From an optimization exercise on the open Yosys and OpenROAD flow, aimed at small area, a short achievable clock period and few clock cycles; shortcuts taken in it are not production practice.
Only simulation tests tie the RTL to the original design; equivalence was not proved.
Power and IR drop assume default switching activity.

### config.mk
export PLATFORM = sky130hd
export DESIGN_NAME = afu_user
export DESIGN_NICKNAME = afu_user
export VERILOG_FILES = /design/flow/design.v
export SDC_FILE = /design/flow/constraint.sdc
export NUM_CORES = 8
export LEC_CHECK = 0
export CAP_MARGIN = 40
export CORE_MARGIN = 2
export CORE_UTILIZATION = 40
export SLEW_MARGIN = 40
### constraint.sdc
create_clock -name core_clock -period 12.0 [get_ports {clk}]
set_input_delay 2.4000 -clock core_clock [delete_from_list [all_inputs] [get_ports {clk}]]
set_output_delay 2.4000 -clock core_clock [all_outputs]
set_load 0.01 [all_outputs]
### design.v
module multiply (
    input clk,
    input reset,
    input start,
    input wire[127:0]  in_set_one,
    input wire[127:0]  in_set_two,
    output reg[31:0] result,
    output reg done
);
localparam[2:0]
    FSM_PRE = 3'd0,
    FSM_MUL = 3'd1,
    FSM_ADDR_1 = 3'd2,
    FSM_ADDR_2 = 3'd3,
    FSM_ADDR_3 = 3'd4,
    FSM_DONE = 3'd5;
reg [2:0] fsm_cs, fsm_ns; 
reg [15:0] res_mul[0:3];
always @ (posedge clk) begin
      if(!reset) fsm_cs <= FSM_PRE;
      else         fsm_cs <= fsm_ns; 
   end
always @ (*) begin
      fsm_ns = fsm_cs;
      done = 1'b0;          
      case(fsm_cs)
         FSM_PRE:begin
            if(start) begin
               fsm_ns = FSM_MUL;
            end
         end
         FSM_MUL:begin
               fsm_ns = FSM_ADDR_1;
	 end
         FSM_ADDR_1:begin
               fsm_ns = FSM_ADDR_2;
         end
         FSM_ADDR_2:begin
               fsm_ns = FSM_DONE;
         end
         FSM_DONE:begin		
		done = 1'd1;
                fsm_ns = FSM_DONE;         
         end
         default:begin
                fsm_ns = fsm_cs;
         end
   endcase
end
always @ (posedge clk) begin
      case(fsm_cs)
         FSM_PRE:begin
            if(start) begin
               result <= 32'b0;    
            end
         end
         FSM_MUL:begin
               res_mul[0] <= in_set_one[15:0] * in_set_two[15:0];
               res_mul[1] <= in_set_one[47:32] * in_set_two[47:32];
               res_mul[2] <= in_set_one[79:64] * in_set_two[79:64];
               res_mul[3] <= in_set_one[111:96] * in_set_two[111:96];
	 end
         FSM_ADDR_1:begin
               res_mul[0] <= res_mul[0]+ res_mul[1];
               res_mul[2] <= res_mul[2]+ res_mul[3];
         end
         FSM_ADDR_2:begin
               result <= {16'd0, res_mul[0]+ res_mul[2]};
         end
         default:begin
         end
   endcase
end
endmodule
module matrix_io (
    input clk,
    input reset,
    output reg[511:0] out_matrix,
    output reg done,
    input start,
    input[1023:0] in_matrix
);
reg t_start;
reg[511:0] matrixA;
reg[511:0] matrixB;
wire[511:0] result;
always @ (*) begin
    matrixA[511:0] <= in_matrix[511:0];
    matrixB[31:0] = in_matrix[543:512];
    matrixB[63:32] = in_matrix[671:640];
    matrixB[95:64] = in_matrix[799:768];
    matrixB[127:96] = in_matrix[927:896];
    matrixB[159:128] = in_matrix[575:544];
    matrixB[191:160] = in_matrix[703:672];
    matrixB[223:192] = in_matrix[831:800];
    matrixB[255:224] = in_matrix[959:928];
    matrixB[287:256] = in_matrix[607:576];
    matrixB[319:288] = in_matrix[735:704];
    matrixB[351:320] = in_matrix[863:832];
    matrixB[383:352] = in_matrix[991:960];
    matrixB[415:384] = in_matrix[639:608];
    matrixB[447:416] = in_matrix[767:736];
    matrixB[479:448] = in_matrix[895:864];
    matrixB[511:480] = in_matrix[1023:992];
end
always @ (*) begin
   out_matrix <= result;
end
localparam[2:0]
    FSM_PRE = 2'd0,
    FSM_CAL = 2'd1,
    FSM_WAIT = 2'd2,
    FSM_DONE = 2'd3;
reg [2:0] fsm_cs, fsm_ns; 
wire t_done[0:24];
multiply i_multiply_0(.clk(clk), .reset(reset), .start(t_start), .in_set_one(matrixA[127:0]), .in_set_two(matrixB[127:0]), .result(result[31:0]), .done(t_done[0]));
multiply i_multiply_1(.clk(clk), .reset(reset), .start(t_start), .in_set_one(matrixA[127:0]), .in_set_two(matrixB[255:128]), .result(result[63:32]), .done(t_done[1]));
multiply i_multiply_2(.clk(clk), .reset(reset), .start(t_start), .in_set_one(matrixA[127:0]), .in_set_two(matrixB[383:256]), .result(result[95:64]), .done(t_done[2]));
multiply i_multiply_3(.clk(clk), .reset(reset), .start(t_start), .in_set_one(matrixA[127:0]), .in_set_two(matrixB[511:384]), .result(result[127:96]), .done(t_done[3]));
multiply i_multiply_4(.clk(clk), .reset(reset), .start(t_start), .in_set_one(matrixA[255:128]), .in_set_two(matrixB[127:0]), .result(result[159:128]), .done(t_done[4]));
multiply i_multiply_5(.clk(clk), .reset(reset), .start(t_start), .in_set_one(matrixA[255:128]), .in_set_two(matrixB[255:128]), .result(result[191:160]), .done(t_done[5]));
multiply i_multiply_6(.clk(clk), .reset(reset), .start(t_start), .in_set_one(matrixA[255:128]), .in_set_two(matrixB[383:256]), .result(result[223:192]), .done(t_done[6]));
multiply i_multiply_7(.clk(clk), .reset(reset), .start(t_start), .in_set_one(matrixA[255:128]), .in_set_two(matrixB[511:384]), .result(result[255:224]), .done(t_done[7]));
multiply i_multiply_8(.clk(clk), .reset(reset), .start(t_start), .in_set_one(matrixA[383:256]), .in_set_two(matrixB[127:0]), .result(result[287:256]), .done(t_done[8]));
multiply i_multiply_9(.clk(clk), .reset(reset), .start(t_start), .in_set_one(matrixA[383:256]), .in_set_two(matrixB[255:128]), .result(result[319:288]), .done(t_done[9]));
multiply i_multiply_10(.clk(clk), .reset(reset), .start(t_start), .in_set_one(matrixA[383:256]), .in_set_two(matrixB[383:256]), .result(result[351:320]), .done(t_done[10]));
multiply i_multiply_11(.clk(clk), .reset(reset), .start(t_start), .in_set_one(matrixA[383:256]), .in_set_two(matrixB[511:384]), .result(result[383:352]), .done(t_done[11]));
multiply i_multiply_12(.clk(clk), .reset(reset), .start(t_start), .in_set_one(matrixA[511:384]), .in_set_two(matrixB[127:0]), .result(result[415:384]), .done(t_done[12]));
multiply i_multiply_13(.clk(clk), .reset(reset), .start(t_start), .in_set_one(matrixA[511:384]), .in_set_two(matrixB[255:128]), .result(result[447:416]), .done(t_done[13]));
multiply i_multiply_14(.clk(clk), .reset(reset), .start(t_start), .in_set_one(matrixA[511:384]), .in_set_two(matrixB[383:256]), .result(result[479:448]), .done(t_done[14]));
multiply i_multiply_15(.clk(clk), .reset(reset), .start(t_start), .in_set_one(matrixA[511:384]), .in_set_two(matrixB[511:384]), .result(result[511:480]), .done(t_done[15]));
always @ (posedge clk) begin
      if(!reset) fsm_cs <= FSM_PRE;
      else         fsm_cs <= fsm_ns; 
   end
always @ (*) begin
      fsm_ns = fsm_cs;
      done = 1'b0;          
      t_start = 1'b0;
      case(fsm_cs)
         FSM_PRE:begin
            if(start) begin
               fsm_ns = FSM_CAL;
            end
         end
         FSM_CAL:begin
            t_start = 1'b1;
            fsm_ns = FSM_WAIT;
	 end         
         FSM_WAIT:begin
	     if(t_done[0]) begin
                fsm_ns = FSM_DONE;
	     end
         end
         FSM_DONE:begin                
		done = 1'd1;
                fsm_ns = FSM_DONE;         
         end         
   endcase
end
endmodule   
module afu_user #(ADDR_LMT = 20, MDATA = 14, CACHE_WIDTH = 512) 
(
   input                   clk,                
   input                   reset_n,                  
   output [ADDR_LMT-1:0]   rd_req_addr,           
   output [MDATA-1:0] 	   rd_req_mdata,            
   output reg              rd_req_en,             
   input                   rd_req_almostfull,           
   input                   rd_rsp_valid,       
   input [MDATA-1:0] 	   rd_rsp_mdata,            
   input [CACHE_WIDTH-1:0] rd_rsp_data,           
   output [ADDR_LMT-1:0]    wr_req_addr,           
   output [MDATA-1:0] 	    wr_req_mdata,            
   output [CACHE_WIDTH-1:0] wr_req_data,    
   output reg               wr_req_en,             
   input                    wr_req_almostfull,           
   input                    wr_rsp0_valid,       
   input [MDATA-1:0] 	    wr_rsp0_mdata,            
   input                    wr_rsp1_valid,       
   input [MDATA-1:0] 	    wr_rsp1_mdata,            
   input                    start,                
   output reg               done          
);
   reg addr_cnt_inc;
   reg addr_cnt_clr;
   assign rd_req_mdata = 0;            
   assign wr_req_mdata = 0;            
   reg [31:0] addr_cnt;
   always @ (posedge clk) begin
      if(!reset_n) 
	addr_cnt <= 0;
      else 
        if(addr_cnt_inc) 
          addr_cnt <= addr_cnt + 1;
	else if(addr_cnt_clr)
	  addr_cnt <= 'd0;
   end
   assign rd_req_addr = addr_cnt;           
   assign wr_req_addr = addr_cnt;           
   wire [31:0] num_clines;
   assign num_clines = 32'd2;
   reg [1023:0] two_matrix;
   wire [511:0] w_cacheline_cells;
   wire [511:0] out_result;
   wire w_done;
   reg 	t_start;
   wire [511:0] w_results;
   genvar i;
   generate
        begin: extract_from_cacheline
 	   assign w_cacheline_cells = rd_rsp_data;         
	end
   endgenerate
   assign wr_req_data = out_result; 
   always@(posedge clk)
     begin
	if(rd_rsp_valid)
	  begin
	     case(addr_cnt)               
	       'd0:
		 begin  
                    two_matrix[511:0] <= w_cacheline_cells;   
		 end
	       'd1:
		 begin                    
		    two_matrix[1023:512] <= w_cacheline_cells;   
		 end	
	     endcase  
	  end  
     end  
 matrix_io  solver  
     (		   
  		.clk         (clk),
                .reset       (reset_n),
             	.out_matrix  (out_result),
    		.done        (w_done),
   		.start       (t_start),
  		.in_matrix   (two_matrix)
     );
   localparam [2:0]
     FSM_IDLE   = 3'd0,
     FSM_RD_REQ = 3'd1,
     FSM_RD_RSP = 3'd2,
     FSM_WR_REQ = 3'd3,
     FSM_RUN_SUDOKU = 3'd4,
     FSM_WAIT_SUDOKU = 3'd5,
     FSM_WR_RSP = 3'd6,
     FSM_DONE   = 3'd7;
   reg [2:0] fsm_cs, fsm_ns; 
   reg [31:0] r_cnt,n_cnt;
   always @ (posedge clk) begin
      if(!reset_n) fsm_cs <= FSM_IDLE;
      else         fsm_cs <= fsm_ns; 
   end
   always@(posedge clk)
     r_cnt <= (!reset_n) ? 'd0 : n_cnt;
   always @ * begin
      fsm_ns = fsm_cs;
      addr_cnt_inc = 1'b0;
      addr_cnt_clr = 1'b0;
      rd_req_en = 1'b0;             
      wr_req_en = 1'b0;             
      done = 1'b0;          
      t_start = 1'b0;
      n_cnt = r_cnt;
      case(fsm_cs)
         FSM_IDLE: begin
            if(start) begin
               fsm_ns = FSM_RD_REQ;
            end
         end
         FSM_RD_REQ: begin
            if(addr_cnt >= num_clines) 
	      begin
		 fsm_ns = FSM_RUN_SUDOKU;
              end 
            else begin
               if(!rd_req_almostfull) begin           
                  rd_req_en = 1'b1;             
                  fsm_ns = FSM_RD_RSP;
               end
            end
         end
         FSM_RD_RSP: 
	   begin
              if(rd_rsp_valid) 
		begin
		     addr_cnt_inc = 1'b1;
		     fsm_ns = FSM_RD_REQ;
		  end
	   end
	FSM_RUN_SUDOKU:
	  begin
	     t_start = 1'b1;
	     fsm_ns = FSM_WAIT_SUDOKU;
	     n_cnt = 'd0;
	  end
	FSM_WAIT_SUDOKU:
	  begin
             addr_cnt_clr = 1'b1;
	     if(w_done)
	       begin
		  fsm_ns = FSM_WR_REQ;
	       end
	     else
	       begin
		  n_cnt = r_cnt + 'd1;
	       end
	  end
        FSM_WR_REQ: 
	  begin
	     if(addr_cnt >= 1)
	       begin
		  fsm_ns = FSM_DONE;
	       end
             else if(!wr_req_almostfull) 
	      begin
		 wr_req_en = 1'b1;     
		 fsm_ns = FSM_WR_RSP; 
              end
          end
	FSM_WR_RSP:
	  begin
	     if(wr_rsp0_valid | wr_rsp1_valid)
	       begin
		  fsm_ns = FSM_WR_REQ;
		  addr_cnt_inc = 1'b1;  
	       end
	  end
        FSM_DONE: 
	  begin
             done   = 1'b1;      
             fsm_ns = FSM_DONE;  
          end
      endcase
   end
endmodule
### run.sh
#!/bin/bash
# synth_recipe.tcl (not shown) runs the flow's synth.tcl, then flattens the netlist and writes it again
# the make line also repeats each setting of config.mk as NAME=value (left out here)
make -C /OpenROAD-flow-scripts/flow DESIGN_CONFIG=/design/flow/config.mk WORK_HOME=/design/flow/orfs CLKGATE_MAP_FILE= SYNTH_SCRIPT=/design/flow/synth_recipe.tcl finish
### Clock wires, drivers and flops

Scale bar: 200 µm.
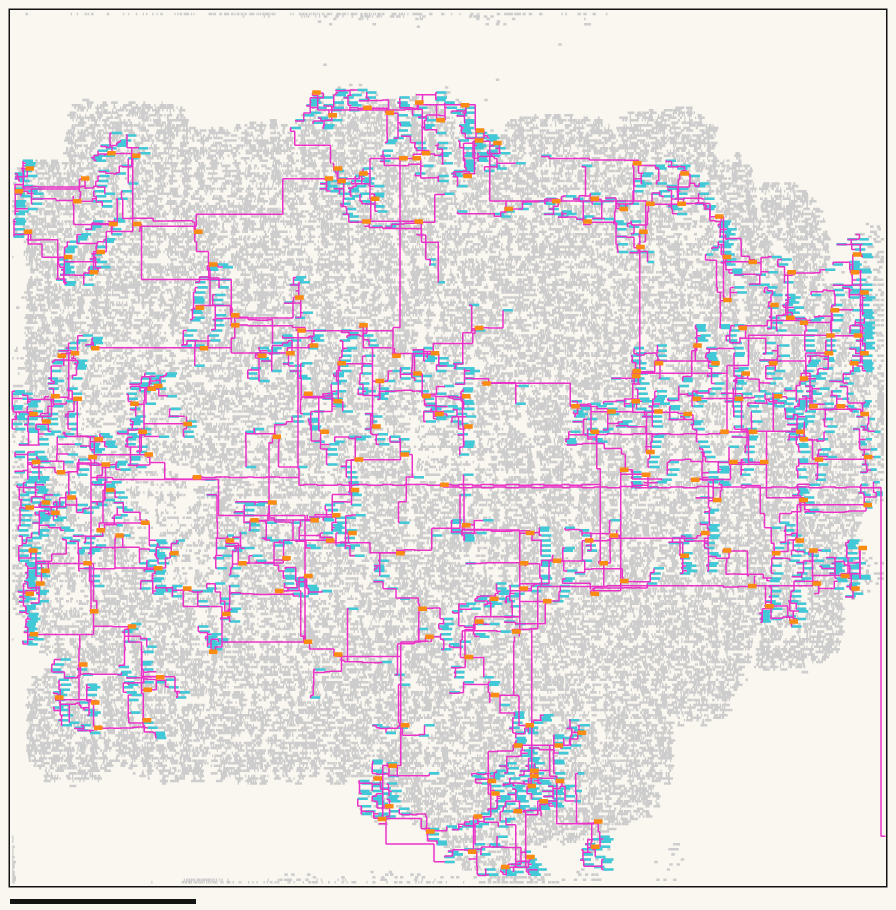
Orange shows cells driving clock nets, count 245. Magenta shows clock wires, length 36.4 mm. Cyan shows flip-flops, count 1877.
There are 246 routed clock nets. Position of the flops: all over the die.

### Placed cells, one color a class

Scale bar: 200 µm.
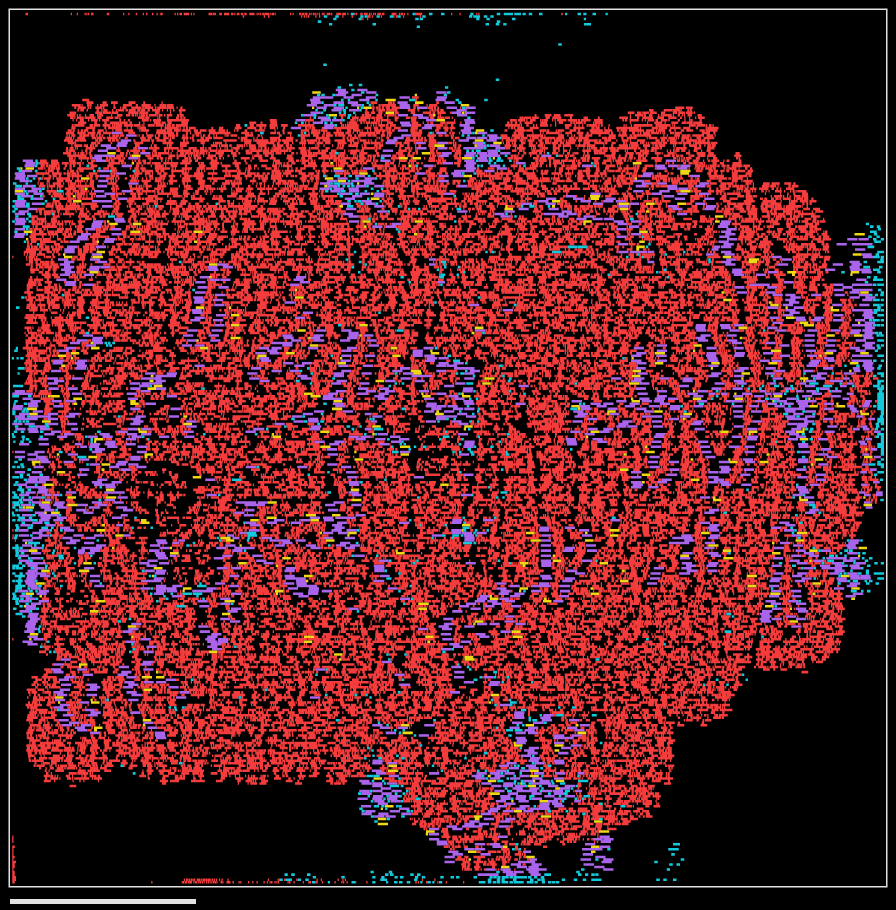
Purple shows flops, cells 1877, share of their area 15%. Cyan shows other buffers and delay cells, cells 1308, share of their area 3.3%. Yellow shows clock drivers and dummy loads, cells 460, share of their area 2.4%. Red shows all other logic, cells 35233, share of their area 79%.
core area: 0.877 mm²
fin util: 43.2%
fraction of area in registers: 14.6%

### Supply network

Scale bar: 200 µm. Pins as bars on the die edge.
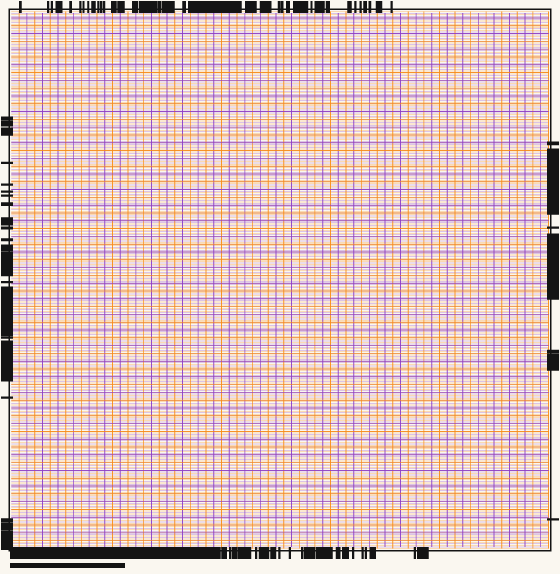
Purple shows VDD. Orange shows VSS.
345 met1 rails follow the rows. 68 straps on met5. 69 straps on met4. 1145 signal pins sit on the boundary. The core has 344 rows.

### Cell outlines without signal wires

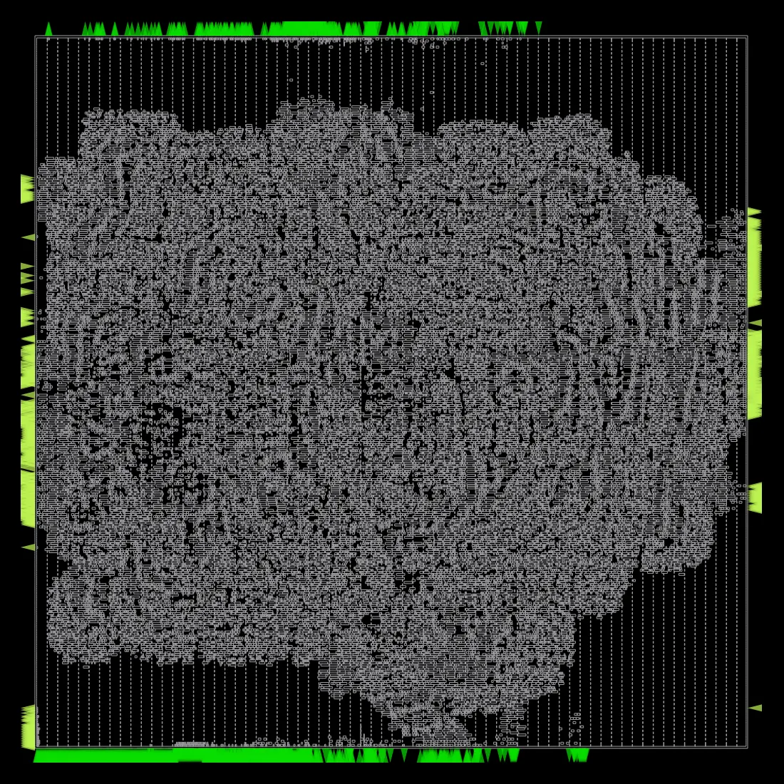
FILL cells: 85300
Cell Rows: 344
sequential cells: 1877

==> reports/metrics.yaml <==
critical_path:
  path_cells: "buf_4, nand2_1, fa_1, fa_1, inv_1, fa_1, fa_1, inv_1, fa_1, fa_1, xnor2_1, xnor2_1, xnor2_1, xnor2_1, xnor3_1, xnor2_1, a21oi_1, a211o_1"
  cp.required_ns: 12.87
  crit_buf_inv: 3
  r2r_slack_ns: 4.90
  critical_path_class: "flip-flop to flip-flop"
  crit_top_cell: "fa_1"
  worstRegToRegCells: 18
  cp-end-kind: "flip-flop"
  timing.rr.start: "solver.i_multiply_12.in_set_one[7]$_DFFE_PP_"
  rr_endpoint: "solver.i_multiply_15.res_mul[0][15]$_DFFE_PP_"
  crit_path_start: "solver.i_multiply_12.in_set_one[7]$_DFFE_PP_"
  cpPeakStageDelay_ns: 0.81
  endpoint: "solver.i_multiply_15.res_mul[0][15]$_DFFE_PP_"
  slowest_stage: "edfxtp_1"
  worst-path-max-fanout: 34
  crit_arrival_ns: 7.98
  critPathLaunchType: "flip-flop"
  critPathTopFamily: "adder cells"
  path_depth: 18
hold_path:
  hold_start: "addr_cnt[31]$_SDFFE_PN0P_"
  min_to: "addr_cnt[31]$_SDFFE_PN0P_"
  hold_depth: 1
  min_path_type: "flip-flop to flip-flop"
grt:
  grt.total_usage_pct: 28.4
  grt_pass1_wl_um: 1860000
  overflow: 0
  grt_max_degree: 104
  antenna_found_initial: 219
  grt_pass1_vias: 279000
power:
  seqPwrFrac_pct: 14.0
  p_switching_w: 0.0343
  power_density_mw_per_mm2: 183
  swShare_pct: 49.5
  p_clk_share_pct: 12.0
  maxPowerGroup: "combinational logic"
  power_w: 0.0692
  p_leak_nw: 178
  p_seq_w: 0.00970
  clock_power_w: 0.00827
  vdd_drop_max_mv: 0.372
  p_int_w: 0.0349
  comb-power_w: 0.0512
  combPwrFrac_pct: 74.0
final_layout:
  antennaDiodeCount: 114
  num-nonclk-inverters: 7408
  seqCellArea_mm2: 0.0555
  multi_input_area_share_pct: 68.6
  final_area_mm2: 0.379
  dominant-cell-class: "multi-input combinational cells"
  multi_input_area_mm2: 0.260
  stdcell_count: 50600
  multi_input_gates: 27800
  area_growth_pct: 7.83
  n_clock_buffer: 276
  buf_share_pct: 3.18
  layout-drive-gt1-share_pct: 3.44
  buffers_excl_clock: 1308
  final_cell_mix: "inv_1 (7407), nand2_1 (5392), fa_1 (5168)"
  nets: 48300
  layout_commonest_cell: "inv_1"
  clkCellAreaFrac_pct: 2.30
sta:
  hold_viol: 0
  finalMaxSlewViolations: 0
  slew_headroom_pct: 34.8
  hold_slack_ns: 0.505
  fin_ws_ns: 4.90
  setup_viol: 0
  fin_crit_ns: 7.10
  period_share_pct: 59.2
  final.setup.tns_ns: 0
  worst_pin_slew_ns: 0.977
  rsz0062_at_grt: "no"
  finalClockSkew_ns: 0.158
  fmax_mhz: 141
drt:
  dr.pass1.iters: 6
  wl_met1_um: 494000
  antenna_left: 0
  drc: 0
  dr_wl_met3_um: 136000
  wire_per_inst_um: 25.2
  drt_wl_total_um: 1270000
  vias_per_cell: 5.37
  wl_met2_um: 540000
  highest_layer: "met5"
  via_count: 272000
  drt_iter0_markers: 25300
floorplan:
  dieHeight_um: 941
  dieWidth_um: 941
  num_tap_cells: 11600
  start_util_pct: 40.1
  io_pins: 1145
  fp.dieArea_mm2: 0.886
place:
  pre_cts_slack_ns: 4.97
  place_area_mm2: 0.370
  place_hpwl_um: 967000
  place.gp.congestion: 0.956
  dp.cells: 50000
  numPortBuffers: 562
cts:
  clk_pin_slew_worst_paths_ns: 0.07
  ctsResizeCount: 0
  cts_tree: "done"
  cts_inserted_buffers: 245
  hold_buffers: 0
  clk-insertion-delay-late_ns: 1.10
  htreeDepth: 4
  clockRootBuffer: "clkbuf_16"
  clock_sinks: 1877
  cts_buffer_depth: 4
  cts_setup_buffers: 0
synth:
  async_reset_ff_share_pct: 0
  postSynthAreaPerCell_um2: 9.00
  synth_cells: 39100
  synth-edff-count: 1792
  synthFlopType: "edfxtp_1"
  synth_seq_area_share_pct: 15.8
  syn_area_mm2: 0.351
  synth_cell_types: 73
  ys_seq_elements: 1877
  yosysWarningCount: 4
run:
  maxCapViolCount: 0
outcome:
  status: "complete, no violations"
Testbench counts, summed over its fixed seeds: cycles 3,082.
[synth_stat cells, types with 246 or more instances]
library cell  count  share of area [%]
buf_4           325               0.69
nor2_1         1143                1.2
and2_1         4133                7.4
nand2_1        5395                5.8
a21oi_1         830                1.2
nor2b_1         246               0.44
ha_1           3860                 14
clkbuf_1       1835                2.0
xnor2_1        2245                5.6
xor2_1          745                1.9
fa_1           5168                 29
nand3_1         279               0.40
o21ai_0         761                1.1
inv_1          7407                7.9
edfxtp_1       1792                 15
nor3_1          469               0.67
[routing by layer]
metal / vias to the layer above / GRT usage (%)
met4: 56 / 18.6
met5: - / 0.229
li1: 119000 / -
met1: 137000 / 36.4
met2: 13000 / 42.8
met3: 2652 / 7.07
[cells by family (layout without fill, tap and decap cells)]
| kind of cell | count (synthesis) | after routing | share of synthesized area [%] |
|---|---|---|---|
| mux | 59 | 59 | 0.172 |
| simple gates | 12200 | 12200 | 16.9 |
| other cells | 1 | 398 | 0.00107 |
| flops | 1877 | 1877 | 15.8 |
| buf+inv | 9644 | 9176 | 10.7 |
| xor+xnor | 2996 | 2996 | 7.49 |
| fa+ha+maj | 9028 | 9028 | 43.2 |
| compound gates | 3223 | 3223 | 5.82 |

afterwards: timing with drivers on the ports:
In the flow no input, the clock included, has a driving cell. The finished layout below was timed again as built, in two steps.
Step 1 sets driving cells, clkbuf_16 on the clock port and buf_2 on the other inputs (assumed; they add their load-dependent delay and slew).
Step 2 adds t to the input delays and takes it off the output delays; t is the mean of the earliest and latest rising clock arrival at the registers after step 1. Input paths then give back, and output paths get back, about the clock's delay inside the block.
a / b / c = ideal / step 1 / step 2; a / b = the first two.
t (ns): 1.194
slack for setup (ns): 4.897 / 4.897 / 4.897
worst hold slack (ns): 0.505 / 0.505 / 0.505
worst slew at a driven data input, ns: 0.42
After both steps this run still meets setup and hold. For this run, drivers alone change the setup slack by 0.000 ns; drivers and shift together by 0.000 ns.
